Context: an optimization exercise on an open-source flow, tuned for a short achievable clock period and few clock cycles. The choices shown serve that exercise and are no tape-out recipe. The RTL was checked by simulation tests, not by an equivalence proof against the original design. The series may have gaps, and a smaller design here may also do less where the tests do not look. Power and IR drop assume default switching activity.

`design.v`:
```
module riscv_pipe (
	input  wire        CLK,
	input  wire        RSTn,
	output wire [11:0] I_MEM_ADDR,
	input  wire [31:0] I_MEM_DI,
	output wire [11:0] D_MEM_ADDR,
	output wire [31:0] D_MEM_DOUT,
	input  wire [31:0] D_MEM_DI,
	output wire        D_MEM_WEN,
	output wire        RF_WE,
	output wire [4:0]  RF_WA,
	output wire [31:0] RF_WD,
	output wire        HALT
);
	wire [4:0]  ra1, ra2;
	wire [31:0] rd1, rd2;
	RISCV_TOP core (
		.CLK         (CLK),
		.RSTn        (RSTn),
		.I_MEM_CSN   (),
		.I_MEM_DI    (I_MEM_DI),
		.I_MEM_ADDR  (I_MEM_ADDR),
		.D_MEM_CSN   (),
		.D_MEM_DI    (D_MEM_DI),
		.D_MEM_DOUT  (D_MEM_DOUT),
		.D_MEM_ADDR  (D_MEM_ADDR),
		.D_MEM_WEN   (D_MEM_WEN),
		.D_MEM_BE    (),
		.RF_WE       (RF_WE),
		.RF_RA1      (ra1),
		.RF_RA2      (ra2),
		.RF_WA1      (RF_WA),
		.RF_RD1      (rd1),
		.RF_RD2      (rd2),
		.RF_WD       (RF_WD),
		.HALT        (HALT),
		.OUTPUT_PORT ()
	);
	REG_FILE #(
		.DWIDTH (32),
		.MDEPTH (32),
		.AWIDTH (5)
	) rf (
		.CLK  (CLK),
		.WE   (RF_WE),
		.RSTn (RSTn),
		.RA1  (ra1),
		.RA2  (ra2),
		.WA   (RF_WA),
		.WD   (RF_WD),
		.RD1  (rd1),
		.RD2  (rd2)
	);
endmodule
module RISCV_TOP (
	input wire CLK,
	input wire RSTn,
	output wire I_MEM_CSN,
	input wire [31:0] I_MEM_DI, 
	output reg [11:0] I_MEM_ADDR, 
	output wire D_MEM_CSN,
	input wire [31:0] D_MEM_DI,
	output wire [31:0] D_MEM_DOUT,
	output wire [11:0] D_MEM_ADDR, 
	output wire D_MEM_WEN,
	output wire [3:0] D_MEM_BE,
	output wire RF_WE,
	output wire [4:0] RF_RA1,
	output wire [4:0] RF_RA2,
	output wire [4:0] RF_WA1,
	input wire [31:0] RF_RD1,
	input wire [31:0] RF_RD2,
	output wire [31:0] RF_WD,
	output wire HALT,                    
	output wire [31:0] OUTPUT_PORT       
	);
	assign OUTPUT_PORT = RF_WD;
	reg [11:0] pc;
	reg [11:0] pc1;
	reg [11:0] pc2;
	wire [11:0] Added_pc;
	reg [11:0] Added_pc1;
	reg [11:0] Added_pc2;
	reg [31:0] Added_pc3;
	reg [11:0] nxt_pc;
	reg [31:0] inst;	
	reg [4:0] rd1;
	reg [4:0] rd2;
	reg [4:0] rd3;
	reg [31:0] immed;
	reg [11:0] immed1;	
	reg [31:0] A;
	reg [31:0] B;
	reg [31:0] rt1;
	reg [31:0] rt2;
	reg [31:0] result;
	reg [31:0] ALUOut;
	reg [31:0] preMEMOut;
	reg [31:0] MEMOut;
	reg [1:0] PCSrc;
	reg RegWrite1;
	reg RegWrite2;
	reg RegWrite; 
	reg [2:0] ASrc;
	reg [2:0] BSrc;
	reg [1:0] rtSrc;
	reg [3:0] ALUOP;
	reg [1:0] MEMOutSrc1;
	reg [1:0] MEMOutSrc;
	reg JAL;
	reg JAL1;
	reg JALR;
	reg JALR1;
	reg Branch;
	reg MEMWrite1;
	reg MEMWrite;
	reg LW;
	reg Stall;
	reg Finish;
	reg NOP1;
	reg NOP2;
	reg NOP3;
	reg NOP;
	assign HALT = ((inst == 32'h00008067) && (Finish == 1'b1))? 1'b1 : 1'b0;
	always @(posedge CLK) begin
		if (RSTn == 1'b0) pc <= 12'b0;
		else if (Stall == 1'b1) pc <= pc;
		else pc <= nxt_pc;
	end
	always @(posedge CLK) begin
		if (Stall == 1'b1) pc1 <= pc1;
		else pc1 <= pc;
	end
	always @(posedge CLK) begin
		pc2 <= pc1;
	end
	always @(posedge CLK) begin
		immed1 <= immed[11:0];
	end
	assign Added_pc = pc + 4;
	always @(posedge CLK) begin
		if (Stall == 1'b1) Added_pc1 <= Added_pc1;
		else Added_pc1 <= Added_pc;
	end
	always @(posedge CLK) begin
		Added_pc2 <= Added_pc1;
	end
	always @(posedge CLK) begin
		Added_pc3 <= {{21{Added_pc2[11]}},Added_pc2[10:0]};
	end
	always @(*) begin
		if ((JAL1 == 1'b1) || ((Branch == 1'b1) && (result[0] == 1'b1))) PCSrc = 2'b01;
		else if (JALR1 == 1'b1) PCSrc = 2'b10;
		else PCSrc = 2'b00;
	end
	always @(*) begin
		case (PCSrc)
			2'b01: nxt_pc = pc2 + immed1;
			2'b10: nxt_pc = result[11:0];
			default: nxt_pc = Added_pc;
		endcase
	end
	always @(*) I_MEM_ADDR = pc;
	assign I_MEM_CSN = ~RSTn;
	always @(posedge CLK) begin
		if (RSTn == 1'b0) begin
			inst <= 32'h00000013;
			NOP1 <= 1'b1;
		end
		else if ((JAL == 1'b1) || (JALR == 1'b1) || (JAL1 == 1'b1) || (JALR1 == 1'b1) || ((Branch == 1'b1) && (result[0] == 1'b1))) begin
			inst <= 32'h00000013;
			NOP1 <= 1'b1;
		end
		else if (Stall == 1'b1) begin
			inst <= inst;
			NOP1 <= NOP1;
		end
		else begin
			inst <= I_MEM_DI;
			NOP1 <= 1'b0;
		end
	end
	assign RF_RA1 = inst[19:15];
	assign RF_RA2 = inst[24:20];
	always @(posedge CLK) begin
		rd1 <= inst[11:7];
	end
	always @(posedge CLK) begin
		rd2 <= rd1;
	end
	always @(posedge CLK) begin
		rd3 <= rd2;
	end
	assign RF_WA1 = rd3;
	assign RF_WD = MEMOut;
	always @(*) begin
		if (((inst[6:0] == 7'b0010011) && (inst[14:12] != 3'b101) && (inst[14:12] != 3'b001)) || (inst[6:0] == 7'b0000011) || (inst[6:0] == 7'b1100111)) 
			immed = {{21{inst[31]}},inst[30:20]};
		else if (inst[6:0] == 7'b1100011) 
			immed = {{20{inst[31]}},inst[7],inst[30:25],inst[11:8],1'b0};
		else if (inst[6:0] == 7'b0100011) 
			immed = {{21{inst[31]}},inst[30:25],inst[11:8],inst[7]};
		else if (inst[6:0] == 7'b1101111) 
			immed = {{12{inst[31]}},inst[19:12],inst[20],inst[30:21],1'b0};
		else if ((inst[6:0] == 7'b0010011) && ((inst[14:12] == 3'b101) || (inst[14:12] == 3'b001))) 
			immed = {{28{inst[24]}},inst[23:20]};
		else 
			immed = {32{1'b0}};
	end
	assign RF_WE = RegWrite;
	always @(posedge CLK) begin
		if (RSTn == 1'b0) RegWrite2 <= 1'b0;
		else RegWrite2 <= RegWrite1;
	end
	always @(posedge CLK) begin
		if (RSTn == 1'b0) RegWrite <= 1'b0;
		else RegWrite <= RegWrite2;
	end
	always @(posedge CLK) begin
		if (RSTn == 1'b0) RegWrite1 <= 1'b0;
		else if ((inst[6:0] == 7'b1100011) || (inst[6:0] == 7'b0100011) || ((Branch == 1'b1) && (result[0] == 1'b1)) || (Stall == 1'b1)) RegWrite1 <= 1'b0;
		else RegWrite1 <= 1'b1;
	end
	always @(*) begin
		if (inst[6:0] == 7'b1100111) JALR = 1'b1;
		else JALR = 1'b0;
	end
	always @(posedge CLK) begin
		if ((RSTn == 1'b0) || ((Branch == 1'b1) && (result[0] == 1'b1)) || (Stall == 1'b1)) JALR1 <=1'b0;
		else JALR1 <= JALR;
	end
	always @(*) begin
		if (inst[6:0] == 7'b1101111) JAL = 1'b1;
		else JAL = 1'b0;
	end
	always @(posedge CLK) begin
		if ((RSTn == 1'b0) || ((Branch == 1'b1) && (result[0] == 1'b1)) || (Stall == 1'b1)) JAL1 <=1'b0;
		else JAL1 <= JAL;
	end
	always @(posedge CLK) begin
		if ((RSTn == 1'b1) && (inst[6:0] == 7'b1100011) && ((Branch == 1'b0) || (result[0] == 1'b0)) && (Stall == 1'b0)) Branch <= 1'b1;
		else Branch <= 1'b0;
	end
	always @(posedge CLK) begin
		if ((RSTn == 1'b1) && (inst[6:0] == 7'b0000011) && ((Branch == 1'b0) || (result[0] == 1'b0)) && (Stall == 1'b0)) LW <= 1'b1;
		else LW <= 1'b0;
	end
	always @(posedge CLK) begin
		if ((RSTn == 1'b1) && (inst == 32'h00c00093) && ((Branch == 1'b0) || (result[0] == 1'b0)) && (Stall == 1'b0)) Finish <= 1'b1;
		else Finish <= 1'b0;
	end
	always @(posedge CLK) begin
		if ((RSTn == 1'b0) || ((Branch == 1'b1) && (result[0] == 1'b1)) || (Stall == 1'b1)) NOP2 <= 1'b1;
		else NOP2 <= NOP1;
	end
	always @(posedge CLK) begin
		NOP3 <= NOP2;
	end
	always @(posedge CLK) begin
		NOP <= NOP3;
	end
	always @(*) begin
		if ((RegWrite1 == 1'b1) && (inst[19:15] == rd1) && (inst[19:15] != 5'b00000) && (inst[6:0] != 7'b1101111) && (LW == 1'b1)) Stall = 1'b1;
		else if ((RegWrite1 == 1'b1) && (inst[24:20] == rd1) && (inst[24:20] != 5'b00000) && ((inst[6:0] == 7'b0100011) || (inst[6:0] == 7'b0110011) || (inst[6:0] == 7'b1100011)) && (LW == 1'b1)) Stall = 1'b1;
		else Stall = 1'b0;
	end
	always @(*) begin
		if ((RegWrite1 == 1'b1) && (inst[19:15] == rd1) && (inst[19:15] != 5'b00000) && (inst[6:0] != 7'b1101111) && (JAL1 != 1'b1) && (JALR1 != 1'b1)) ASrc = 3'b001;
		else if ((RegWrite2 == 1'b1) && (inst[19:15] == rd2) && (inst[19:15] != 5'b00000) && (inst[6:0] != 7'b1101111)) ASrc = 3'b010;
		else if ((RegWrite == 1'b1) && (inst[19:15] == rd3) && (inst[19:15] != 5'b00000) && (inst[6:0] != 7'b1101111)) ASrc = 3'b011;
		else if((RegWrite1 == 1'b1) && (inst[19:15] == rd1) && (inst[19:15] != 5'b00000) && (inst[6:0] != 7'b1101111) && ((JAL1 == 1'b1) || (JALR1 == 1'b1))) ASrc = 3'b100;
		else ASrc = 3'b000;
	end
	always @(*) begin
		if ((RegWrite1 == 1'b1) && (inst[24:20] == rd1) && (inst[24:20] != 5'b00000) && ((inst[6:0] == 7'b0110011) || (inst[6:0] == 7'b1100011)) && (JAL1 != 1'b1) && (JALR1 != 1'b1)) BSrc = 3'b010;
		else if ((RegWrite2 == 1'b1) && (inst[24:20] == rd2) && (inst[24:20] != 5'b00000) && ((inst[6:0] == 7'b0110011) || (inst[6:0] == 7'b1100011))) BSrc = 3'b011;
		else if ((RegWrite == 1'b1) && (inst[24:20] == rd3) && (inst[24:20] != 5'b00000) && ((inst[6:0] == 7'b0110011) || (inst[6:0] == 7'b1100011))) BSrc = 3'b100;
		else if ((RegWrite1 == 1'b1) && (inst[24:20] == rd1) && (inst[24:20] != 5'b00000) && ((inst[6:0] == 7'b0110011) || (inst[6:0] == 7'b1100011)) && ((JAL1 == 1'b1) || (JALR1 == 1'b1))) BSrc = 3'b101;
		else if ((inst[6:0] == 7'b0110011) || (inst[6:0] == 7'b1100011)) BSrc = 3'b000;
		else BSrc = 3'b001;	
	end
	always @(*) begin
		if ((RegWrite1 == 1'b1) && (inst[24:20] == rd1) && (inst[24:20] != 5'b00000)) rtSrc = 2'b01;
		else if ((RegWrite2 == 1'b1) && (inst[24:20] == rd2) && (inst[24:20] != 5'b00000)) rtSrc = 2'b10;
		else if ((RegWrite == 1'b1) && (inst[24:20] == rd3) && (inst[24:20] != 5'b00000)) rtSrc = 2'b11;
		else rtSrc = 2'b00;	
	end
	always @(posedge CLK) begin
		case (ASrc)
			3'b000: A <= RF_RD1;		
			3'b001: A <= result;
			3'b010: A <= preMEMOut;
			3'b011: A <= MEMOut;
			default: A <= Added_pc2;
		endcase
	end
	always @(posedge CLK) begin
		case (BSrc)
			3'b000: B <= RF_RD2;	
			3'b001: B <= immed;		
			3'b010: B <= result;
			3'b011: B <= preMEMOut;
			3'b100: B <= MEMOut;
			default: B <= Added_pc2;
		endcase
	end
	always @(posedge CLK) begin
		case (rtSrc)
			2'b00: rt1 <= RF_RD2;		
			2'b01: rt1 <= result;
			2'b10: rt1 <= preMEMOut;
			default: rt1 <= MEMOut;
		endcase
	end
	always @(posedge CLK) begin
		rt2 <= rt1;
	end
	always @(posedge CLK) begin
		if ((inst[6:0] == 7'b1101111) || (inst[6:0] == 7'b0000011) || (inst[6:0] == 7'b0100011) || ((inst[6:0] == 7'b0110011) && (inst[14:12] == 3'b000) && (inst[30] == 1'b0)) || ((inst[6:0] == 7'b0010011) && (inst[14:12] == 3'b000)))              
			ALUOP <= 4'b0000;
		else if ((inst[6:0] == 7'b0110011) && (inst[14:12] == 3'b000)  && (inst[30] == 1'b1))
			ALUOP <= 4'b0001;
		else if (((inst[6:0] == 7'b0110011) && (inst[14:12] == 3'b111)) || ((inst[6:0] == 7'b0010011) && (inst[14:12] == 3'b111))) 
			ALUOP <= 4'b0010;
		else if (((inst[6:0] == 7'b0110011) && (inst[14:12] == 3'b110)) || ((inst[6:0] == 7'b0010011) && (inst[14:12] == 3'b110))) 
			ALUOP <= 4'b0011;
		else if (((inst[6:0] == 7'b0110011) && (inst[14:12] == 3'b100)) || ((inst[6:0] == 7'b0010011) && (inst[14:12] == 3'b100))) 
			ALUOP <= 4'b0100;
		else if (((inst[6:0] == 7'b0110011) && (inst[14:12] == 3'b010)) || ((inst[6:0] == 7'b0010011) && (inst[14:12] == 3'b010)) || ((inst[6:0] == 7'b1100011) && (inst[14:12] == 3'b100))) 
			ALUOP <= 4'b0101;
		else if (((inst[6:0] == 7'b0110011) && (inst[14:12] == 3'b011)) || ((inst[6:0] == 7'b0010011) && (inst[14:12] == 3'b011)) || ((inst[6:0] == 7'b1100011) && (inst[14:12] == 3'b110))) 
			ALUOP <= 4'b0110;
		else if (((inst[6:0] == 7'b0110011) && (inst[14:12] == 3'b101) && (inst[30] == 1'b1)) || ((inst[6:0] == 7'b0010011) && (inst[14:12] == 3'b101) && (inst[30] == 1'b1)))              
			ALUOP <= 4'b0111;
		else if (((inst[6:0] == 7'b0110011) && (inst[14:12] == 3'b101) && (inst[30] == 1'b0)) || ((inst[6:0] == 7'b0010011) && (inst[14:12] == 3'b101) && (inst[30] == 1'b0)))              
			ALUOP <= 4'b1000;
		else if (((inst[6:0] == 7'b0110011) && (inst[14:12] == 3'b001)) || ((inst[6:0] == 7'b0010011) && (inst[14:12] == 3'b001)))              
			ALUOP <= 4'b1001;
		else if ((inst[6:0] == 7'b1100011) && (inst[14:12] == 3'b000)) 
			ALUOP <= 4'b1010;
		else if ((inst[6:0] == 7'b1100011) && (inst[14:12] == 3'b001)) 
			ALUOP <= 4'b1011;
		else if ((inst[6:0] == 7'b1100011) && (inst[14:12] == 3'b101)) 
			ALUOP <= 4'b1100;
		else if ((inst[6:0] == 7'b1100011) && (inst[14:12] == 3'b111)) 
			ALUOP <= 4'b1101;
		else if (inst[6:0] == 7'b1100111)
			ALUOP <= 4'b1110;
		else 
			ALUOP <= 4'b1111;
	end
	always @(*) begin
		case (ALUOP)
			4'b0000 : result = A + B;
			4'b0001 : result = A - B;
			4'b0010 : result = A & B;
			4'b0011 : result = A | B;
			4'b0100 : result = A ^ B;
			4'b0101 : result = $signed(A) < $signed(B);
			4'b0110 : result = A < B;
			4'b0111 : result = $signed(A) >>> B[4:0];
			4'b1000 : result = A >> B[4:0];
			4'b1001 : result = A << B[4:0];
			4'b1010 : result = A == B;
			4'b1011 : result = A != B;
			4'b1100 : result = $signed(A) >= $signed(B);
			4'b1101 : result = A >= B;
			4'b1110 : result = (A + B) & 32'hfffffffe;
			default : result = 0;
		endcase
	end
	always @(posedge CLK) begin
		ALUOut <= result;
	end
	assign D_MEM_ADDR = ALUOut[11:0];
	assign D_MEM_DOUT = rt2;
	assign D_MEM_CSN = ~RSTn;
	assign D_MEM_WEN = ~MEMWrite;
	assign D_MEM_BE = 4'b1111;
	always @(posedge CLK) begin
		if ((RSTn == 1'b1) && (inst[6:0] == 7'b0100011) && ((Branch == 1'b0) || (result[0] == 1'b0)) && (Stall == 1'b0)) MEMWrite1 <= 1'b1;
		else MEMWrite1 <= 1'b0;
	end
	always @(posedge CLK) begin
		if (RSTn == 1'b0) MEMWrite <= 1'b0;
		else MEMWrite <= MEMWrite1;
	end
	always @(posedge CLK)begin
		if ((inst[6:0] == 7'b1101111) || (inst[6:0] == 7'b1100111)) MEMOutSrc1 <= 2'b10;
		else if (inst[6:0] == 7'b0000011) MEMOutSrc1 <= 2'b01;
		else MEMOutSrc1 <= 2'b00;
	end 
	always @(posedge CLK) begin
		MEMOutSrc <= MEMOutSrc1;
	end
	always @(*) begin
		case (MEMOutSrc)
			2'b00: preMEMOut = ALUOut;		
			2'b01: preMEMOut = D_MEM_DI;
			default: preMEMOut = Added_pc3;
		endcase
	end
	always @(posedge CLK) begin
		MEMOut <= preMEMOut;
	end
endmodule 
module REG_FILE #(
	parameter DWIDTH = 32,
	parameter MDEPTH = 32,
	parameter AWIDTH = 5
)  (
	input wire CLK,
	input wire WE,
	input wire RSTn,
	input wire [AWIDTH-1:0] RA1, RA2, WA,
	input wire [DWIDTH-1:0] WD,
	output wire [DWIDTH-1:0] RD1, RD2
);
	reg [DWIDTH-1:0] RF [MDEPTH-1:0];
	assign RD1 = RF[RA1];
	assign RD2 = RF[RA2];
	always @(posedge CLK)
	begin
		if (~RSTn)
    		begin
			RF[0] <= 32'b0;
			RF[2] <= 32'hF00;
			RF[3] <= 32'h100;
			RF[1] <= 32'b0;
			RF[4] <= 32'b0;
			RF[5] <= 32'b0;
			RF[6] <= 32'b0;
			RF[7] <= 32'b0;
			RF[8] <= 32'b0;
			RF[9] <= 32'b0;
			RF[10] <= 32'b0;
			RF[11] <= 32'b0;
			RF[12] <= 32'b0;
			RF[13] <= 32'b0;
			RF[14] <= 32'b0;
			RF[15] <= 32'b0;
			RF[16] <= 32'b0;
			RF[17] <= 32'b0;
			RF[18] <= 32'b0;
			RF[19] <= 32'b0;
			RF[20] <= 32'b0;
			RF[21] <= 32'b0;
			RF[22] <= 32'b0;
			RF[23] <= 32'b0;
			RF[24] <= 32'b0;
			RF[25] <= 32'b0;
			RF[26] <= 32'b0;
			RF[27] <= 32'b0;
			RF[28] <= 32'b0;
			RF[29] <= 32'b0;
			RF[30] <= 32'b0;
			RF[31] <= 32'b0;
		end
		else if(WE && (WA != {AWIDTH{1'b0}}))
		begin
        		RF[WA] <= WD;
    		end
	end
endmodule
```
`run.sh`:
```
#!/bin/bash
# synth_recipe.tcl (not shown) runs the flow's synth.tcl, then flattens the netlist and writes it again
# the make line also repeats each setting of config.mk as NAME=value (left out here)
make -C /OpenROAD-flow-scripts/flow DESIGN_CONFIG=/design/flow/config.mk WORK_HOME=/design/flow/orfs CLKGATE_MAP_FILE= SYNTH_SCRIPT=/design/flow/synth_recipe.tcl finish
```
`config.mk`:
```
export PLATFORM = sky130hd
export DESIGN_NAME = riscv_pipe
export DESIGN_NICKNAME = riscv_pipe
export VERILOG_FILES = /design/flow/design.v
export SDC_FILE = /design/flow/constraint.sdc
export NUM_CORES = 4
export LEC_CHECK = 0
export CAP_MARGIN = 20
export CORE_MARGIN = 2
export CORE_UTILIZATION = 40
export SLEW_MARGIN = 20
```
`constraint.sdc`:
```
create_clock -name core_clock -period 6.5 [get_ports {CLK}]
set_input_delay 1.3000 -clock core_clock [delete_from_list [all_inputs] [get_ports {CLK}]]
set_output_delay 1.3000 -clock core_clock [all_outputs]
set_load 0.01 [all_outputs]
```
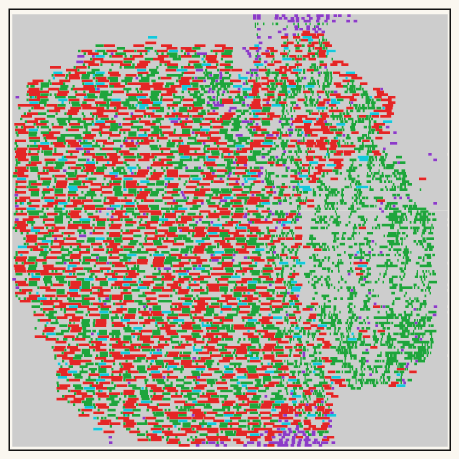
run_1/cell_classes.png
Scale: 1 px per µm. Fill, decap, tap and diode cells in grey.
class	colour	cells	share of their area
clock drivers and dummy loads	cyan	285	5.8%
flip-flops	red	1,371	46%
all other logic	green	3,943	44%
other buffers and delay cells	purple	370	4.1%

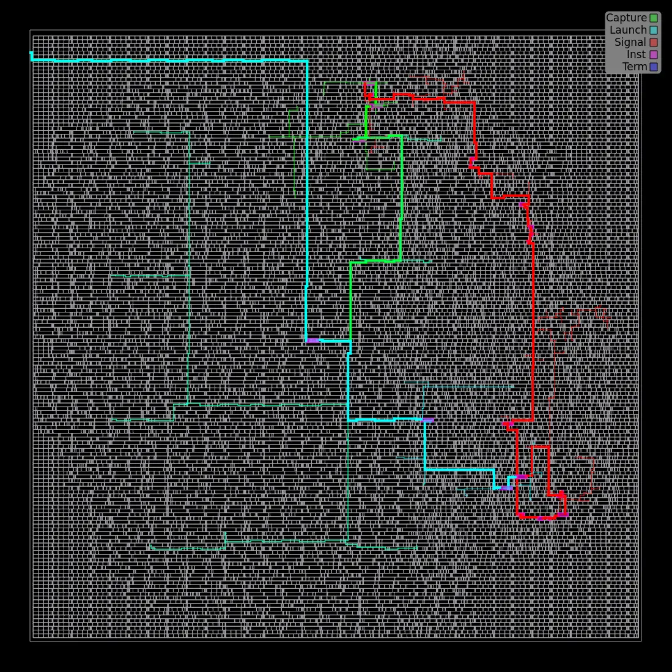
run_1/final_worst_path.png
post-route insts no fill: 8,481
setup ws final: 1557 ps
Tmin final: 4943 ps
Final Util: 45.58%
TNS Setup: 0 ps

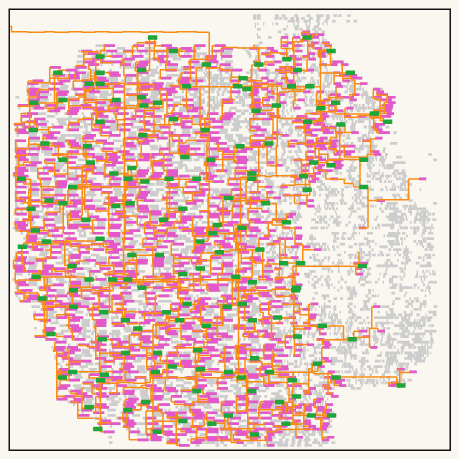
run_1/clock_map.png
Scale: 1 px per µm.
[flip-flops] magenta | count: 1,371
[cells driving clock nets] green | count: 155
[clock wires] orange | length: 18,500 µm
routed clock nets	156

==> run 1: report_power, final <==
| group | switching (mW) | internal (mW) |
|---|---|---|
| clock | 3.78 | 4.74 |
| combinational | 3.47 | 1.90 |
| sequential | 0.560 | 9.96 |
==> run 1: cells in the final DEF, fill, tap and decap left out, types with 83 or more instances in the layout <==
master	instances
edfxtp_1	1046
and2_1	1006
ha_1	109
dfxtp_1	309
a21oi_1	240
o21ai_0	154
mux2i_1	83
nor2_1	261
a211oi_1	98
mux4_2	678
nand2_1	312
inv_1	121
clkbuf_16	156
clkdlybuf4s50_1	160
buf_4	193
==> run 1: flip-flops by register name, indices dropped and copies added, names as in the netlist, 32 cells and up, named ones only <==
signal	flops
core.rt1	32
core.ALUOut	32
core.inst	32
core.B	32
core.A	32
rf.RF	1024
core.rt2	32
core.MEMOut	32
==> run 1: cell families after synthesis <==
group                    share of synthesized area, %
AO/OA/AOI/OAI                                   8.069
buffers and inverters                           3.625
adder cells (fa/ha/maj)                         1.877
other                                        0.004943
multiplexers                                    22.44
AND/OR/NAND/NOR                                 13.42
flip-flops                                      49.98
XOR/XNOR                                       0.5773
==> run 1: layout make-up <==
cell class	count	area, µm²	area share [%]
diodes	17	42.54	0.04960
clock inverters	71	544.3	0.6345
multi-input cells	3818	35960	41.92
flip-flops and latches	1371	37960	44.25
well taps	2495	3122	3.639
clock buffers	214	4272	4.980
repair buffers	370	3406	3.971
inverters	125	469.2	0.5470
==> run 1: layer usage <==
metal	vias up	global-route usage [%]	part of all wire (%)	wire, µm
li1	22207	-	-	-
met1	28088	38.83	36	109500
met2	3398	49.62	47	142700
met3	760	6.294	9.4	28570
met4	14	20.55	7.7	23330
met5	-	0	0.032	97
==> run 1: worst min-delay path by stage <==
stage                                   from  slack (ps)           endpoint  cells past startpoint
final                            core.rt1[3]         320        core.rt2[3]                      0
after detailed placement         core.rt1[1]         310        core.rt2[1]                      0
after global routing             core.rt1[3]         330        core.rt2[3]                      0
after CTS                        core.rt1[3]         320        core.rt2[3]                      0
after global placement          core.rt1[10]         310       core.rt2[10]                      0
after floorplan           core.MEMOutSrc1[0]         310  core.MEMOutSrc[0]                      0
==> run 1: stage by stage <==
step	utilization, %	worst slack (ps)	std cells
global placement	42.96	1691	8176
detailed placement	42.98	1632	8178
CTS	45.54	1613	8463
floorplan	-	1846	5887
global route	45.56	1323	8466
finish	45.58	1557	8481
==> qor.csv, run 1 <==
metric,value,unit
Tightest Pin Transition,1221,ps
Initial Utilization,40.31,%
total power,24.41,mW
Synth area leader,edfxtp_1,
ys flop type,edfxtp_1,
post-layout net count,6019,
"Distinct cells, synth",93,
asr flop ratio synth,0,%
fmax,202.3,MHz
CTS buffer count,155,
Startpoint Class,register,
period utilization,76.04,%
"Reg clk slew, reported paths",60,ps
cells after synthesis,5856,
largest net degree at the start of global routing,70,
Max VDD drop,315.9,µV
Leak,30.19,nW
Post-Route WL,304200,µm
register area share after synthesis,49.98,%
largest cells by area after synthesis,"edfxtp_1, mux4_2, dfxtp_1",
Core ar.,188200,µm²
status,no timing/DRC/antenna violations,
# DRC,0,
num rows,159,
total grt overflow,0,
I/O pin count,162,
synth cell count leaders,"edfxtp_1, and2_1, mux4_2",
"Cell Area, Placed",80890,µm²
Final Hold Viols,0,
vias in the first global route,53221,
CTS tree,yes,
# resized after CTS,0,
CP peak stage delay,810,ps
CP max FO,56,
Final Skew,31.82,ps
Post-DRT Antenna Nets,0,
Setup CP Type,register to register,
# hold bufs at CTS,0,
Slowest cell on crit path,dfxtp_4,
GRT Util Overall,31.25,%
Synth Warn #,2,
Die Y,439.5,µm
Port Buf Inserts,161,
crit-path cells,ha_1 -> inv_1 -> fa_1 -> nand2b_1 -> a2111o_1 -> a31oi_2 -> o31ai_4 -> nor2_1 -> or4_1 -> a32o_1 -> nor3_2 -> nand3_1 -> buf_4 -> a21oi_1,
Max-Cap Viols,0,
Critical Path Start,core.B[0],
number of synthesized register bits,1371,
CTS Buffer Depth,3,
Syn Area/Cell,12.95,µm²
Placer Congestion,0.9996,
Rel. slew slack,18.58,%
H-tree depth,4,
Die ar.,193100,µm²
via count,54467,
"Buf+Inv Stages, Crit Path",2,
Testbench counts for the RTL of run 1, summed over its fixed seeds: cycles 149,002.
--- run 2 (changed files replaced; the others as in run 1) ---
==> design.v <==
module riscv_pipe (
	input  wire        CLK,
	input  wire        RSTn,
	output wire [11:0] I_MEM_ADDR,
	input  wire [31:0] I_MEM_DI,
	output wire [11:0] D_MEM_ADDR,
	output wire [31:0] D_MEM_DOUT,
	input  wire [31:0] D_MEM_DI,
	output wire        D_MEM_WEN,
	output wire        RF_WE,
	output wire [4:0]  RF_WA,
	output wire [31:0] RF_WD,
	output wire        HALT
);
	wire [4:0]  ra1, ra2;
	wire [31:0] rd1, rd2;
	RISCV_TOP core (
		.CLK         (CLK),
		.RSTn        (RSTn),
		.I_MEM_CSN   (),
		.I_MEM_DI    (I_MEM_DI),
		.I_MEM_ADDR  (I_MEM_ADDR),
		.D_MEM_CSN   (),
		.D_MEM_DI    (D_MEM_DI),
		.D_MEM_DOUT  (D_MEM_DOUT),
		.D_MEM_ADDR  (D_MEM_ADDR),
		.D_MEM_WEN   (D_MEM_WEN),
		.D_MEM_BE    (),
		.RF_WE       (RF_WE),
		.RF_RA1      (ra1),
		.RF_RA2      (ra2),
		.RF_WA1      (RF_WA),
		.RF_RD1      (rd1),
		.RF_RD2      (rd2),
		.RF_WD       (RF_WD),
		.HALT        (HALT),
		.OUTPUT_PORT ()
	);
	REG_FILE #(
		.DWIDTH (32),
		.MDEPTH (32),
		.AWIDTH (5)
	) rf (
		.CLK  (CLK),
		.WE   (RF_WE),
		.RSTn (RSTn),
		.RA1  (ra1),
		.RA2  (ra2),
		.WA   (RF_WA),
		.WD   (RF_WD),
		.RD1  (rd1),
		.RD2  (rd2)
	);
endmodule
module RISCV_TOP (
	input wire CLK,
	input wire RSTn,
	output wire I_MEM_CSN,
	input wire [31:0] I_MEM_DI, 
	output wire [11:0] I_MEM_ADDR, 
	output wire D_MEM_CSN,
	input wire [31:0] D_MEM_DI,
	output wire [31:0] D_MEM_DOUT,
	output wire [11:0] D_MEM_ADDR, 
	output wire D_MEM_WEN,
	output wire [3:0] D_MEM_BE,
	output wire RF_WE,
	output wire [4:0] RF_RA1,
	output wire [4:0] RF_RA2,
	output wire [4:0] RF_WA1,
	input wire [31:0] RF_RD1,
	input wire [31:0] RF_RD2,
	output wire [31:0] RF_WD,
	output wire HALT,                    
	output wire [31:0] OUTPUT_PORT       
	);
	assign OUTPUT_PORT = RF_WD;
	assign I_MEM_CSN = ~RSTn;
	assign D_MEM_CSN = ~RSTn;
	assign D_MEM_BE = 4'b1111;
	reg [11:0] pc;           
	reg [31:0] A;            
	reg [31:0] B;            
	reg        selA_r, selA_x, selA_l, selB_r, selB_x, selB_l;
	reg        nselA_r, nselA_x, nselA_l, nselB_r, nselB_x, nselB_l;
	reg [11:0] imm12;        
	reg [11:0] alt_pc;       
	reg [11:0] link_pc;      
	reg [4:0]  ex_rd;
	reg        ex_kill;      
	reg        ex_wr;        
	reg        ex_load, ex_store, ex_link, ex_jalr, ex_li;
	reg        ex_sguess;    
	reg [1:0]  ex_cnt;       
	reg [4:0]  ex_bidx;      
	reg        ex_bbr;       
	reg        ex_const;     
	reg [11:0] ex_cval;      
	reg        mis_eq, mis_ne, mis_lt, mis_ge, mis_ltu, mis_geu;
	reg        op_add, op_sub, op_sll, op_slt, op_sltu, op_xor, op_srl, op_sra, op_or, op_and;
	reg [11:0] mem_addr;
	reg [31:0] mem_sd;
	reg        mem_store;
	reg        mem_load;
	reg        mem_wr;
	reg [4:0]  mem_rd;
	reg [31:0] mem_res;
	reg        wb_wr;
	reg [4:0]  wb_rd;
	reg [31:0] wb_data;
	reg [1:0]  bht [0:31];
	reg        jr_pend;      
	reg [11:0] jr_pc;
	reg        halt_r;
	reg [1:0]  hold;         
	assign I_MEM_ADDR = pc;
	assign D_MEM_ADDR = mem_addr;
	assign D_MEM_DOUT = mem_sd;
	assign D_MEM_WEN  = ~mem_store;
	wire [31:0] mem_result = mem_load ? D_MEM_DI : mem_res;
	wire        live     = ~ex_kill;
	wire        e_wr     = ex_wr & live;
	wire        e_store  = ex_store & live;
	wire        e_jalr   = ex_jalr & live;
	wire        e_li     = ex_li & live;
	wire [31:0] opa = ({32{selA_r}} & A) | ({32{selA_x}} & mem_res) | ({32{selA_l}} & D_MEM_DI);
	wire [31:0] opb = ({32{selB_r}} & B) | ({32{selB_x}} & mem_res) | ({32{selB_l}} & D_MEM_DI);
	wire [31:0] cpa = ({32{~nselA_r}} & A) | ({32{~nselA_x}} & mem_res) | ({32{~nselA_l}} & D_MEM_DI);
	wire [31:0] cpb = ({32{~nselB_r}} & B) | ({32{~nselB_x}} & mem_res) | ({32{~nselB_l}} & D_MEM_DI);
	wire [31:0] spa = selA_r ? A : selA_l ? D_MEM_DI : mem_res;
	wire [31:0] spb = selB_r ? B : selB_l ? D_MEM_DI : mem_res;
	wire [31:0] mpa = ~nselA_r ? A : ~nselA_l ? D_MEM_DI : mem_res;
	wire [31:0] mpb = ~nselB_r ? B : ~nselB_l ? D_MEM_DI : mem_res;
	wire [11:0] agu = mpa[11:0] + imm12;
	wire [31:0] x_r  = cpa ^ cpb;
	wire [31:0] diff = cpa - cpb;
	wire [31:0] lt0  = ~cpa & cpb;
	wire [31:0] eq0  = ~x_r;
	wire [15:0] lt1, eq1;
	wire [7:0]  lt2, eq2;
	wire [3:0]  lt3, eq3;
	wire [1:0]  lt4, eq4;
	genvar gi;
	generate
		for (gi = 0; gi < 16; gi = gi + 1) begin : cmp1
			assign lt1[gi] = lt0[2*gi+1] | (eq0[2*gi+1] & lt0[2*gi]);
			assign eq1[gi] = eq0[2*gi+1] & eq0[2*gi];
		end
		for (gi = 0; gi < 8; gi = gi + 1) begin : cmp2
			assign lt2[gi] = lt1[2*gi+1] | (eq1[2*gi+1] & lt1[2*gi]);
			assign eq2[gi] = eq1[2*gi+1] & eq1[2*gi];
		end
		for (gi = 0; gi < 4; gi = gi + 1) begin : cmp3
			assign lt3[gi] = lt2[2*gi+1] | (eq2[2*gi+1] & lt2[2*gi]);
			assign eq3[gi] = eq2[2*gi+1] & eq2[2*gi];
		end
		for (gi = 0; gi < 2; gi = gi + 1) begin : cmp4
			assign lt4[gi] = lt3[2*gi+1] | (eq3[2*gi+1] & lt3[2*gi]);
			assign eq4[gi] = eq3[2*gi+1] & eq3[2*gi];
		end
	endgenerate
	wire        lt0s = cpa[31] & ~cpb[31];
	wire        lt1s = lt0s | (eq0[31] & lt0[30]);
	wire        lt2s = lt1s | (eq1[15] & lt1[14]);
	wire        lt3s = lt2s | (eq2[7] & lt2[6]);
	wire        lt4s = lt3s | (eq3[3] & lt3[2]);
	wire        eq   = eq4[1] & eq4[0];
	wire        ltu  = lt4[1] | (eq4[1] & lt4[0]);
	wire        lt   = lt4s | (eq4[1] & lt4[0]);
	wire        mispred = live & ((mis_eq & eq) | (mis_ne & ~eq) | (mis_lt & lt) | (mis_ge & ~lt) |
	                              (mis_ltu & ltu) | (mis_geu & ~ltu));
	wire        redirect = mispred | e_jalr | jr_pend;
	reg         u_en;
	reg  [4:0]  u_idx;
	reg         u_mis;
	reg  [1:0]  u_cnt;
	wire        u_over   = u_mis ^ u_cnt[1];
	wire [1:0]  u_cnt_up = (u_cnt == 2'd3) ? 2'd3 : u_cnt + 2'd1;
	wire [1:0]  u_cnt_dn = (u_cnt == 2'd0) ? 2'd0 : u_cnt - 2'd1;
	integer bi;
	always @(posedge CLK) begin
		u_en        <= RSTn & ex_bbr & live;
		u_idx       <= ex_bidx;
		u_mis       <= mispred;
		u_cnt       <= ex_cnt;
		for (bi = 0; bi < 32; bi = bi + 1) begin
			if (~RSTn)
				bht[bi] <= 2'd1;
			else if (u_en && (u_idx == bi))
				bht[bi] <= u_over ? u_cnt_up : u_cnt_dn;
		end
	end
	function [31:0] rev32(input [31:0] v);
		integer k;
		for (k = 0; k < 32; k = k + 1) rev32[k] = v[31 - k];
	endfunction
	wire [31:0] sh_in  = op_sll ? rev32(spa) : spa;
	wire        sh_fill = op_sra & spa[31];
	wire [63:0] sh_ext = {{32{sh_fill}}, sh_in} >> spb[4:0];
	wire [31:0] sh_out = sh_ext[31:0];
	wire [31:0] sum  = opa + opb;
	wire [31:0] link = {{21{link_pc[11]}}, link_pc[10:0]};
	wire [31:0] logic_r =
		({32{op_xor}} & x_r) |
		({32{op_or}}  & (mpa | mpb)) |
		({32{op_and}} & (mpa & mpb)) |
		({32{ex_link}} & link);
	wire [31:0] shift_r =
		({32{op_sll}} & rev32(sh_out)) |
		({32{op_srl | op_sra}} & sh_out);
	wire [31:0] ex_result =
		({32{op_add}} & sum) |
		({32{op_sub}} & diff) |
		{31'd0, (op_slt & lt) | (op_sltu & ltu)} |
		shift_r | logic_r;
	always @(posedge CLK) begin
		mem_addr  <= agu;
		mem_sd    <= mpb;
		mem_store <= RSTn & e_store;
		mem_load  <= ex_load;
		mem_wr    <= RSTn & e_wr;
		mem_rd    <= ex_rd;
		mem_res   <= ex_result;
	end
	wire [31:0] ins = I_MEM_DI;
	wire [6:0]  opc = ins[6:0];
	wire [2:0]  f3  = ins[14:12];
	wire [4:0]  rs1 = ins[19:15];
	wire [4:0]  rs2 = ins[24:20];
	wire [4:0]  rd  = ins[11:7];
	wire d_op     = (opc == 7'b0110011);
	wire d_opimm  = (opc == 7'b0010011);
	wire d_load   = (opc == 7'b0000011);
	wire d_store  = (opc == 7'b0100011);
	wire d_branch = (opc == 7'b1100011);
	wire d_jal    = (opc == 7'b1101111);
	wire d_jalr   = (opc == 7'b1100111);
	wire d_alu    = d_op | d_opimm;
	wire d_wr     = (d_alu | d_load | d_jal | d_jalr) & (rd != 5'd0);
	wire [31:0] imm_i = {{20{ins[31]}}, ins[31:20]};
	wire [11:0] imm_s = {ins[31:25], ins[11:7]};
	wire [11:0] imm_b = {ins[7], ins[30:25], ins[11:8], 1'b0};
	wire [11:0] imm_j = {ins[20], ins[30:21], 1'b0};
	wire        d_same   = (rs1 == rs2);
	wire        d_sguess = ins[31];
	wire [1:0]  d_cnt    = bht[pc[6:2]];
	wire        d_pred = d_branch & (d_same ? ((f3 == 3'd0) | (f3 == 3'd5) | (f3 == 3'd7)) :
	                                          (d_sguess ^ d_cnt[1]));
	wire [11:0] pc4    = pc + 12'd4;
	wire [11:0] pc_b   = pc + imm_b;
	wire [11:0] pc_j   = pc + imm_j;
	assign RF_RA1 = rs1;
	assign RF_RA2 = rs2;
	wire hit_ex1  = e_wr   & (ex_rd  == rs1);
	wire hit_ex2  = e_wr   & (ex_rd  == rs2) & ~d_opimm;
	wire hit_mem1 = mem_wr & (mem_rd == rs1);
	wire hit_mem2 = mem_wr & (mem_rd == rs2);
	wire hit_wb1  = wb_wr  & (wb_rd  == rs1);
	wire hit_wb2  = wb_wr  & (wb_rd  == rs2);
	wire [31:0] rs1o = hit_mem1 ? mem_result : hit_wb1 ? wb_data : RF_RD1;
	wire [31:0] rs2o = d_opimm ? imm_i : hit_mem2 ? mem_result : hit_wb2 ? wb_data : RF_RD2;
	wire [11:0] jt    = hit_ex1 ? ex_cval + imm_i[11:0] : rs1o[11:0];
	wire        j_late = hit_ex1 ? ~ex_const : (imm_i[11:0] != 12'd0);
	wire        d_jalr_early = d_jalr & ~j_late;
	wire [11:0] pred_pc = d_jal ? pc_j : d_jalr_early ? {jt[11:1], 1'b0} : d_pred ? pc_b : pc4;
	wire halt_d = RSTn & e_li & (ins == 32'h00008067);
	wire dv = RSTn & (hold == 2'd0);
	always @(posedge CLK) begin
		if (~RSTn)          pc <= 12'd0;
		else if (mispred)   pc <= alt_pc;
		else if (jr_pend)   pc <= jr_pc;
		else if (hold == 2'd0) pc <= pred_pc;
		jr_pend <= RSTn & e_jalr;
		jr_pc   <= {agu[11:1], 1'b0};
		if (~RSTn)          hold <= 2'd0;
		else if (halt_d)    hold <= 2'd3;
		else if (hold != 2'd0) hold <= hold - 2'd1;
		A       <= rs1o;
		B       <= rs2o;
		selA_r  <= ~hit_ex1;
		selA_x  <= hit_ex1 & ~ex_load;
		selA_l  <= hit_ex1 & ex_load;
		selB_r  <= ~hit_ex2;
		selB_x  <= hit_ex2 & ~ex_load;
		selB_l  <= hit_ex2 & ex_load;
		nselA_r <= hit_ex1;
		nselA_x <= ~(hit_ex1 & ~ex_load);
		nselA_l <= ~(hit_ex1 & ex_load);
		nselB_r <= hit_ex2;
		nselB_x <= ~(hit_ex2 & ~ex_load);
		nselB_l <= ~(hit_ex2 & ex_load);
		imm12   <= d_store ? imm_s : imm_i[11:0];
		alt_pc  <= d_pred ? pc4 : pc_b;
		link_pc <= pc4;
		ex_rd   <= rd;
		ex_kill <= redirect;
		ex_sguess <= d_sguess;
		ex_cnt    <= d_cnt;
		ex_bidx   <= pc[6:2];
		ex_bbr    <= dv & d_branch & ~d_same;
		op_add  <= d_alu & (f3 == 3'd0) & ~(d_op & ins[30]);
		op_sub  <= d_op & (f3 == 3'd0) & ins[30];
		op_sll  <= d_alu & (f3 == 3'd1);
		op_slt  <= d_alu & (f3 == 3'd2);
		op_sltu <= d_alu & (f3 == 3'd3);
		op_xor  <= d_alu & (f3 == 3'd4);
		op_srl  <= d_alu & (f3 == 3'd5) & ~ins[30];
		op_sra  <= d_alu & (f3 == 3'd5) & ins[30];
		op_or   <= d_alu & (f3 == 3'd6);
		op_and  <= d_alu & (f3 == 3'd7);
		ex_wr    <= dv & d_wr;
		ex_load  <= d_load;
		ex_store <= dv & d_store;
		ex_link  <= d_jal | d_jalr;
		ex_jalr  <= dv & d_jalr & j_late;
		ex_const <= (d_opimm & (f3 == 3'd0) & (rs1 == 5'd0)) | d_jal | d_jalr;
		ex_cval  <= (d_jal | d_jalr) ? pc4 : imm_i[11:0];
		ex_li    <= dv & (ins == 32'h00c00093);
		mis_eq   <= dv & d_branch & (((f3 == 3'd0) & ~d_pred) | ((f3 == 3'd1) & d_pred));
		mis_ne   <= dv & d_branch & (((f3 == 3'd1) & ~d_pred) | ((f3 == 3'd0) & d_pred));
		mis_lt   <= dv & d_branch & (((f3 == 3'd4) & ~d_pred) | ((f3 == 3'd5) & d_pred));
		mis_ge   <= dv & d_branch & (((f3 == 3'd5) & ~d_pred) | ((f3 == 3'd4) & d_pred));
		mis_ltu  <= dv & d_branch & (((f3 == 3'd6) & ~d_pred) | ((f3 == 3'd7) & d_pred));
		mis_geu  <= dv & d_branch & (((f3 == 3'd7) & ~d_pred) | ((f3 == 3'd6) & d_pred));
		halt_r   <= halt_d;
	end
	always @(posedge CLK) begin
		wb_wr   <= RSTn & mem_wr;
		wb_rd   <= mem_rd;
		wb_data <= mem_result;
	end
	assign RF_WE  = wb_wr;
	assign RF_WA1 = wb_rd;
	assign RF_WD  = wb_data;
	assign HALT   = halt_r;
endmodule
module REG_FILE #(
	parameter DWIDTH = 32,
	parameter MDEPTH = 32,
	parameter AWIDTH = 5
)  (
	input wire CLK,
	input wire WE,
	input wire RSTn,
	input wire [AWIDTH-1:0] RA1, RA2, WA,
	input wire [DWIDTH-1:0] WD,
	output wire [DWIDTH-1:0] RD1, RD2
);
	reg [DWIDTH-1:0] RF [1:MDEPTH-1];
	assign RD1 = (RA1 == {AWIDTH{1'b0}}) ? {DWIDTH{1'b0}} : RF[RA1];
	assign RD2 = (RA2 == {AWIDTH{1'b0}}) ? {DWIDTH{1'b0}} : RF[RA2];
	integer i;
	always @(posedge CLK) begin
		for (i = 1; i < MDEPTH; i = i + 1) begin
			if (~RSTn)
				RF[i] <= (i == 2) ? 32'hF00 : (i == 3) ? 32'h100 : {DWIDTH{1'b0}};
			else if (WE && (WA == i))
				RF[i] <= WD;
		end
	end
endmodule
==> config.mk <==
export PLATFORM = sky130hd
export DESIGN_NAME = riscv_pipe
export DESIGN_NICKNAME = riscv_pipe
export VERILOG_FILES = /design/flow/design.v
export SDC_FILE = /design/flow/constraint.sdc
export NUM_CORES = 4
export LEC_CHECK = 0
export CAP_MARGIN = 20
export CORE_MARGIN = 2
export CORE_UTILIZATION = 45
export PLACE_DENSITY = 0.65
export SETUP_SLACK_MARGIN = 3.0
export SLEW_MARGIN = 20
export TNS_END_PERCENT = 100
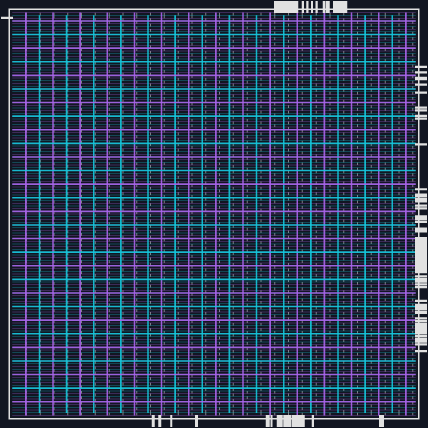
run_2/pdn.png
Scale: 1 px per µm. Pins as bars on the die edge. Tap cells in grey.
net	colour
VSS	purple
VDD	cyan
met5 straps	29
rows	148
met4 straps	29
tap cells	2,175

==> qor.csv, run 2 <==
metric,value,unit
status,no timing/DRC/antenna violations,
number of synthesized register bits,1363,
Max-Cap Viols,0,
CTS buffer count,152,
vias in the first global route,79722,
fmax,257.7,MHz
most frequent cells in the layout,"nand2_1, dfxtp_1, a21oi_1",
CTS tree,yes,
"leading cell type in the layout, fill and taps excluded",nand2_1,
via count,87566,
period utilization,59.70,%
largest family of logic cells by synthesized area,compound AO/OA/AOI/OAI gates,
H-tree depth,4,
Synth Area in Simple Gates,22.40,%
CTS Buffer Depth,3,
Leak,32.14,nW
Rel. slew slack,17.36,%
Placer Congestion,1.016,
post-route insts no fill,12141,
Max VDD drop,304.7,µV
Synth Area in Compound Gates,26.55,%
Initial Utilization,45.24,%
# DRC,0,
GRT Util Overall,53.26,%
Post-DRT Antenna Nets,0,
post-synthesis mux area share,3.952,%
XOR/XNOR Fraction of Synth Area,1.597,%
CP peak stage delay,560,ps
Synth area leader,dfxtp_1,
I/O pin count,162,
Tightest Pin Transition,1240,ps
Tmin final,3881,ps
Startpoint Class,primary input,
"Reg clk slew, reported paths",60,ps
Slowest cell on crit path,nor3b_2,
register with the most flip-flops,rf.RF,
register area share after synthesis,37.14,%
Die Y,408.1,µm
Final Skew,59.04,ps
Syn Area/Cell,7.519,µm²
Port Buf Inserts,161,
largest cells by area after synthesis,"dfxtp_1, nand2_1, a21oi_1",
asr flop ratio synth,0,%
post-layout net count,10028,
synth cell count leaders,"nand2_1, dfxtp_1, a21oi_1",
max FFs per register,992,
Testbench counts for the RTL of run 2, summed over its fixed seeds: cycles 98,991.
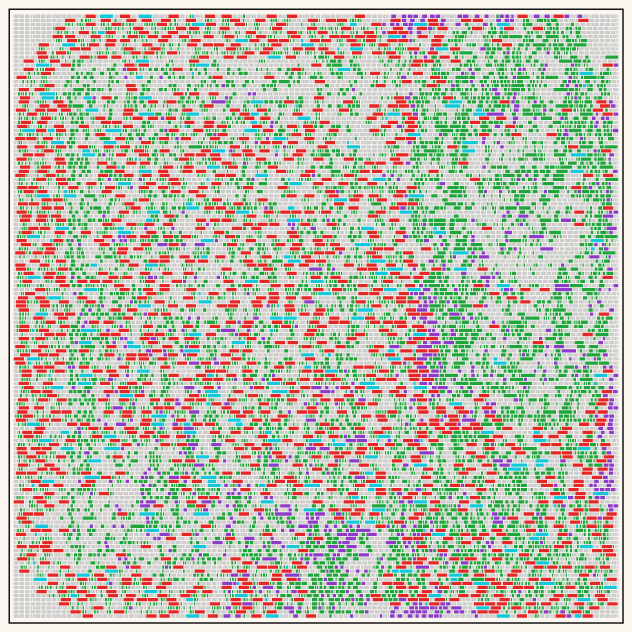
run_2/cell_classes.png
Scale: 1.5 px per µm. Fill, decap, tap and diode cells in grey.
class	colour	cells	share of their area
all other logic	green	7,515	53%
flip-flops	red	1,363	32%
clock drivers and dummy loads	cyan	272	6.3%
other buffers and delay cells	purple	787	9.0%
sequential cell area share: 30.54%
Core ar.: 162,400 µm²

==> run 2: worst min-delay path by stage <==
stage / from / to / slack [ps] / cells after the start
after floorplan: core.ex_cnt[0] / core.u_cnt[0] / 310 / 0
after global placement: core.ex_bidx[0] / core.u_idx[0] / 310 / 0
after detailed placement: core.ex_bidx[1] / core.u_idx[1] / 310 / 0
after CTS: core.ex_bidx[1] / core.u_idx[1] / 320 / 0
after global routing: core.ex_bidx[0] / core.u_idx[0] / 330 / 0
final: core.ex_bidx[1] / core.u_idx[1] / 320 / 0
==> run 2: cell families after synthesis <==
| family | count (synthesis) |
|---|---|
| multiplexers | 243 |
| adder cells (fa/ha/maj) | 143 |
| AO/OA/AOI/OAI | 3029 |
| AND/OR/NAND/NOR | 3774 |
| buffers and inverters | 1086 |
| flip-flops | 1363 |
| XOR/XNOR | 134 |
==> run 2: routing by layer <==
layer	global-route usage [%]	vias to the layer above	part of all wire, %
met1	61.87	41092	34
met4	46.37	26	11
met5	1.810	-	0.13
met3	24.01	3022	16
li1	-	34891	-
met2	73.46	8535	39
==> run 2: final cells by class <==
cell class	count	area [µm²]
Timing Repair inverter	2	27.53
Antenna cell	29	72.57
Clock inverter	61	1097
Multi-Input combinational cell	7326	45460
Inverter	187	732.0
Tap cell	2175	2721
Fill cell	15325	72800
Sequential cell	1363	27370
Clock buffer	211	4337
Timing Repair Buffer	787	7792
==> run 2: repair_timing <==
item	CTS	global route
endpoints found under the hold margin	0	0
resized for setup	595	201
pin swaps	146	103
endpoints found under the setup margin	237	102
hold buffers	0	0
gates cloned	10	4
buffers inserted	212	73
==> run 2: per-stage QoR <==
stage / power (mW) / instance area, µm² / utilization (%) / setup WS [ps]
2_1_floorplan: 9.553 / 74000 / - / 2274
3_3_place_gp: 10.23 / 78040 / 48.05 / 520.9
3_5_place_dp: 10.24 / 78220 / 48.16 / 553.8
4_1_cts: 19.83 / 87910 / 54.13 / 2730
5_1_grt: 20.40 / 89540 / 55.13 / 2627
6_report: 20.11 / 89600 / 55.18 / 2619
==> run 2: power breakdown <==
group          total (mW)  switching, mW  internal (mW)
clock                9.63           4.05           5.58
combinational        1.97           1.28          0.697
sequential           8.50         0.0846           8.42
total                20.1           5.41           14.7
==> run 3, diff against run 2 <==
--- a/config.mk
+++ b/config.mk
@@ -9,4 +9,3 @@
 export CORE_MARGIN = 2
-export CORE_UTILIZATION = 45
-export PLACE_DENSITY = 0.65
+export CORE_UTILIZATION = 40
 export SETUP_SLACK_MARGIN = 3.0
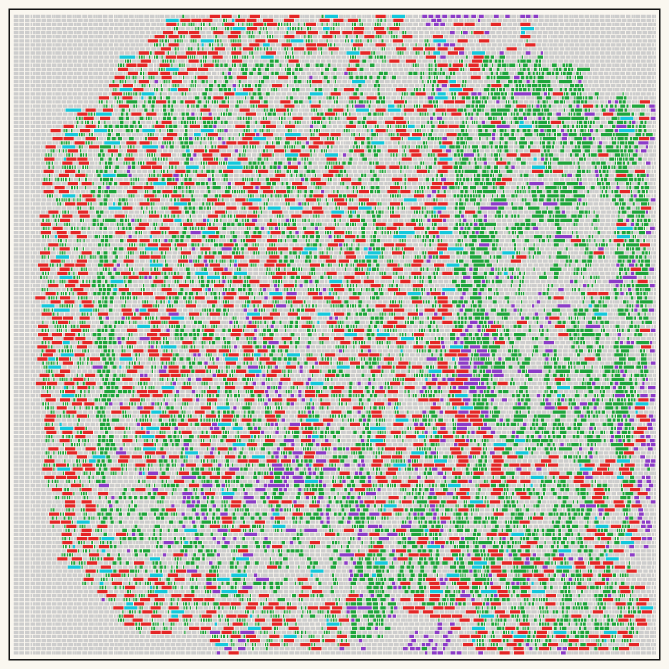
run_3/cell_classes.png
Scale: 1.5 px per µm. Fill, decap, tap and diode cells in grey.
class	colour	cells	share of their area
flip-flops	red	1,363	32%
clock drivers and dummy loads	cyan	287	6.2%
other buffers and delay cells	purple	797	9.3%
all other logic	green	7,513	53%

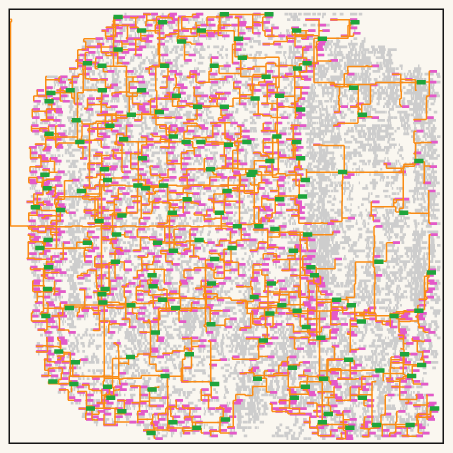
run_3/clock_map.png
Scale: 1 px per µm.
[cells driving clock nets] green | count: 157
[flip-flops] magenta | count: 1,363
[clock wires] orange | length: 19,400 µm
flops lie	spread over the die
routed clock nets	158
Final Skew: 41.82 ps
Clock Power Share: 47.4%
Clock Latency Late Sink: 880 ps
Power Clock: 9.45 mW

==> qor.csv, run 3 <==
metric,value,unit
Most Crowded Layer GR,met2,
ys flop type,dfxtp_1,
I/O pin count,162,
Post-DRT Antenna Nets,0,
CP peak stage delay,530,ps
max FFs per register,992,
Die ar.,187100,µm²
bufs w/o clock,797,
GRT Util Overall,47.63,%
total power,19.93,mW
comb_multi_in,7324,
fraction of area in multi-input gates,50.31,%
Die Y,432.6,µm
fillers,17456,
register area share after synthesis,37.14,%
Leak,32.18,nW
GR Layer Usage met3,20.47,%
Rel. slew slack,12.55,%
met1 Usage GRT,55.15,%
Initial Utilization,40.18,%
met2 Use GR,66.68,%
crit-path cells,buf_4 -> buf_12 -> nor2_2 -> nand2b_1 -> buf_4 -> nor2_1 -> a31oi_2 -> a221o_1 -> a31oi_1 -> a311oi_2 -> o221a_1,
Final Hold Viols,0,
Tmin final,3828,ps
"leading cell type in the layout, fill and taps excluded",nand2_1,
Slowest cell on crit path,nor2_2,
inverters,189,
Core ar.,182900,µm²
num rows,157,
Final Instance Area,89800,µm²
sequential cell area share,30.46,%
register with the most flip-flops,rf.RF,
non-clock buffer share of cell area,8.941,%
synth cell count leaders,"nand2_1, dfxtp_1, a21oi_1",
Max-Cap Viols,0,
"Cell Area, Placed",78760,µm²
Syn Area/Cell,7.519,µm²
"Distinct cells, synth",100,
Setup CP Type,primary input to register,
Clock buf/inv share,5.939,%
clkbuf count,217,
cells after synthesis,9772,
most frequent cells in the layout,"nand2_1, dfxtp_1, a21oi_1",
fmax,261.2,MHz
via count,87183,
status,no timing/DRC/antenna violations,
run 3: changes by cell type in the layout (fill, tap and decap cells not counted), sizes merged, moves of 3 or more:
cell / before / now
buf: 640 / 650
inv: 185 / 195
bufinv: 22 / 13
clkbuf: 220 / 228
clkinv: 34 / 42
clkdlybuf4s50: 110 / 105
dlymetal6s2s: 4 / 0
clkdlybuf4s15: 6 / 9
run 3: cell families after synthesis:
| group | count (synthesis) | synth area share, % |
|---|---|---|
| AND/OR/NAND/NOR | 3774 | 22.40 |
| multiplexers | 243 | 3.952 |
| flip-flops | 1363 | 37.14 |
| AO/OA/AOI/OAI | 3029 | 26.55 |
| adder cells (fa/ha/maj) | 143 | 2.496 |
| XOR/XNOR | 134 | 1.597 |
| buffers and inverters | 1086 | 5.868 |
run 3: metal layers:
layer  wire, µm  part of all wire (%)
met2     183600                    39
met4      52330                    11
met3      70690                    15
met1     158300                    34
met5        400                 0.086
run 3: repair_timing:
item	4_1_cts	5_1_grt
resized for setup	625	152
cloned	14	6
pin swaps	149	95
buffers inserted	207	70
setup endpoints to repair	248	97
hold buffers	0	0
run 3: power breakdown:
group	switching [mW]	internal (mW)	leakage, nW	total [mW]
clock network	4.12	5.32	2.61	9.45
logic	1.29	0.704	18.5	1.99
registers	0.0706	8.42	11.0	8.49
total	5.48	14.4	32.2	19.9
run 3: final timing paths:
| path | from | end | slack (ps) | cells after the start |
|---|---|---|---|---|
| worst min register to register | core.ex_bidx[4] | core.u_idx[4] | 330 | 0 |
| worst max register to register | core.nselB_r | core.pc[10] | 2730 | 16 |
| worst max-delay path | I_MEM_DI[19] | core.pc[6] | 2670 | 11 |
| worst min-delay path | core.ex_bidx[4] | core.u_idx[4] | 330 | 0 |
run 3: per-stage QoR:
stage / hold slack, ps / setup slack (ps) / cells / utilization, %
2_1_floorplan: 309.6 / 2274 / 9772 / -
3_3_place_gp: 310.3 / 925.5 / 11836 / 43.04
3_5_place_dp: 312.1 / 884.0 / 11839 / 43.07
4_1_cts: 326.8 / 2812 / 12347 / 48.34
5_1_grt: 330.7 / 2669 / 12425 / 49.06
6_report: 325.8 / 2672 / 12451 / 49.10
run 3: worst max-delay path, delay by kind of cell:
kind / cells / cell delay [ps]
and+or+nand+nor: 3 / 1390
buffers and inverters: 3 / 670
AOI/OAI and AO/OA: 5 / 1230

## static timing again, ports no longer ideal
The results above use ideal ports. As a check the final layouts listed here were re-extracted and re-timed, cells and wires unchanged. Step 1: set_driving_cell puts a clkbuf_16 on CLK and a buf_2 on each other input, an assumption about the parent block. Step 2 also shifts input and output timing later by t, the mid clock arrival at the registers, as if the neighbouring blocks saw the same clock. a / b / c = no drivers / after step 1 / after step 2; a / b = the first two.
run | shift t [ns] | slack for setup (ns) | worst setup path at the end | slew at the worst register clock pin (ns) | pins driven straight from the clock port
run 1 | 0.895 | 1.557 / 1.557 / 1.557 | register to register | 0.07 / 0.07 | 1
run 2 | 0.954 | 2.619 / 2.675 / 1.721 | input to register | 0.07 / 0.07 | 1
run 3 | 0.952 | 2.672 / 2.685 / 1.733 | input to register | 0.07 / 0.07 | 1
After both steps every run listed still meets setup and hold. For run 3, which loses most, drivers alone change the setup slack by +0.013 ns; drivers and shift together by -0.939 ns.
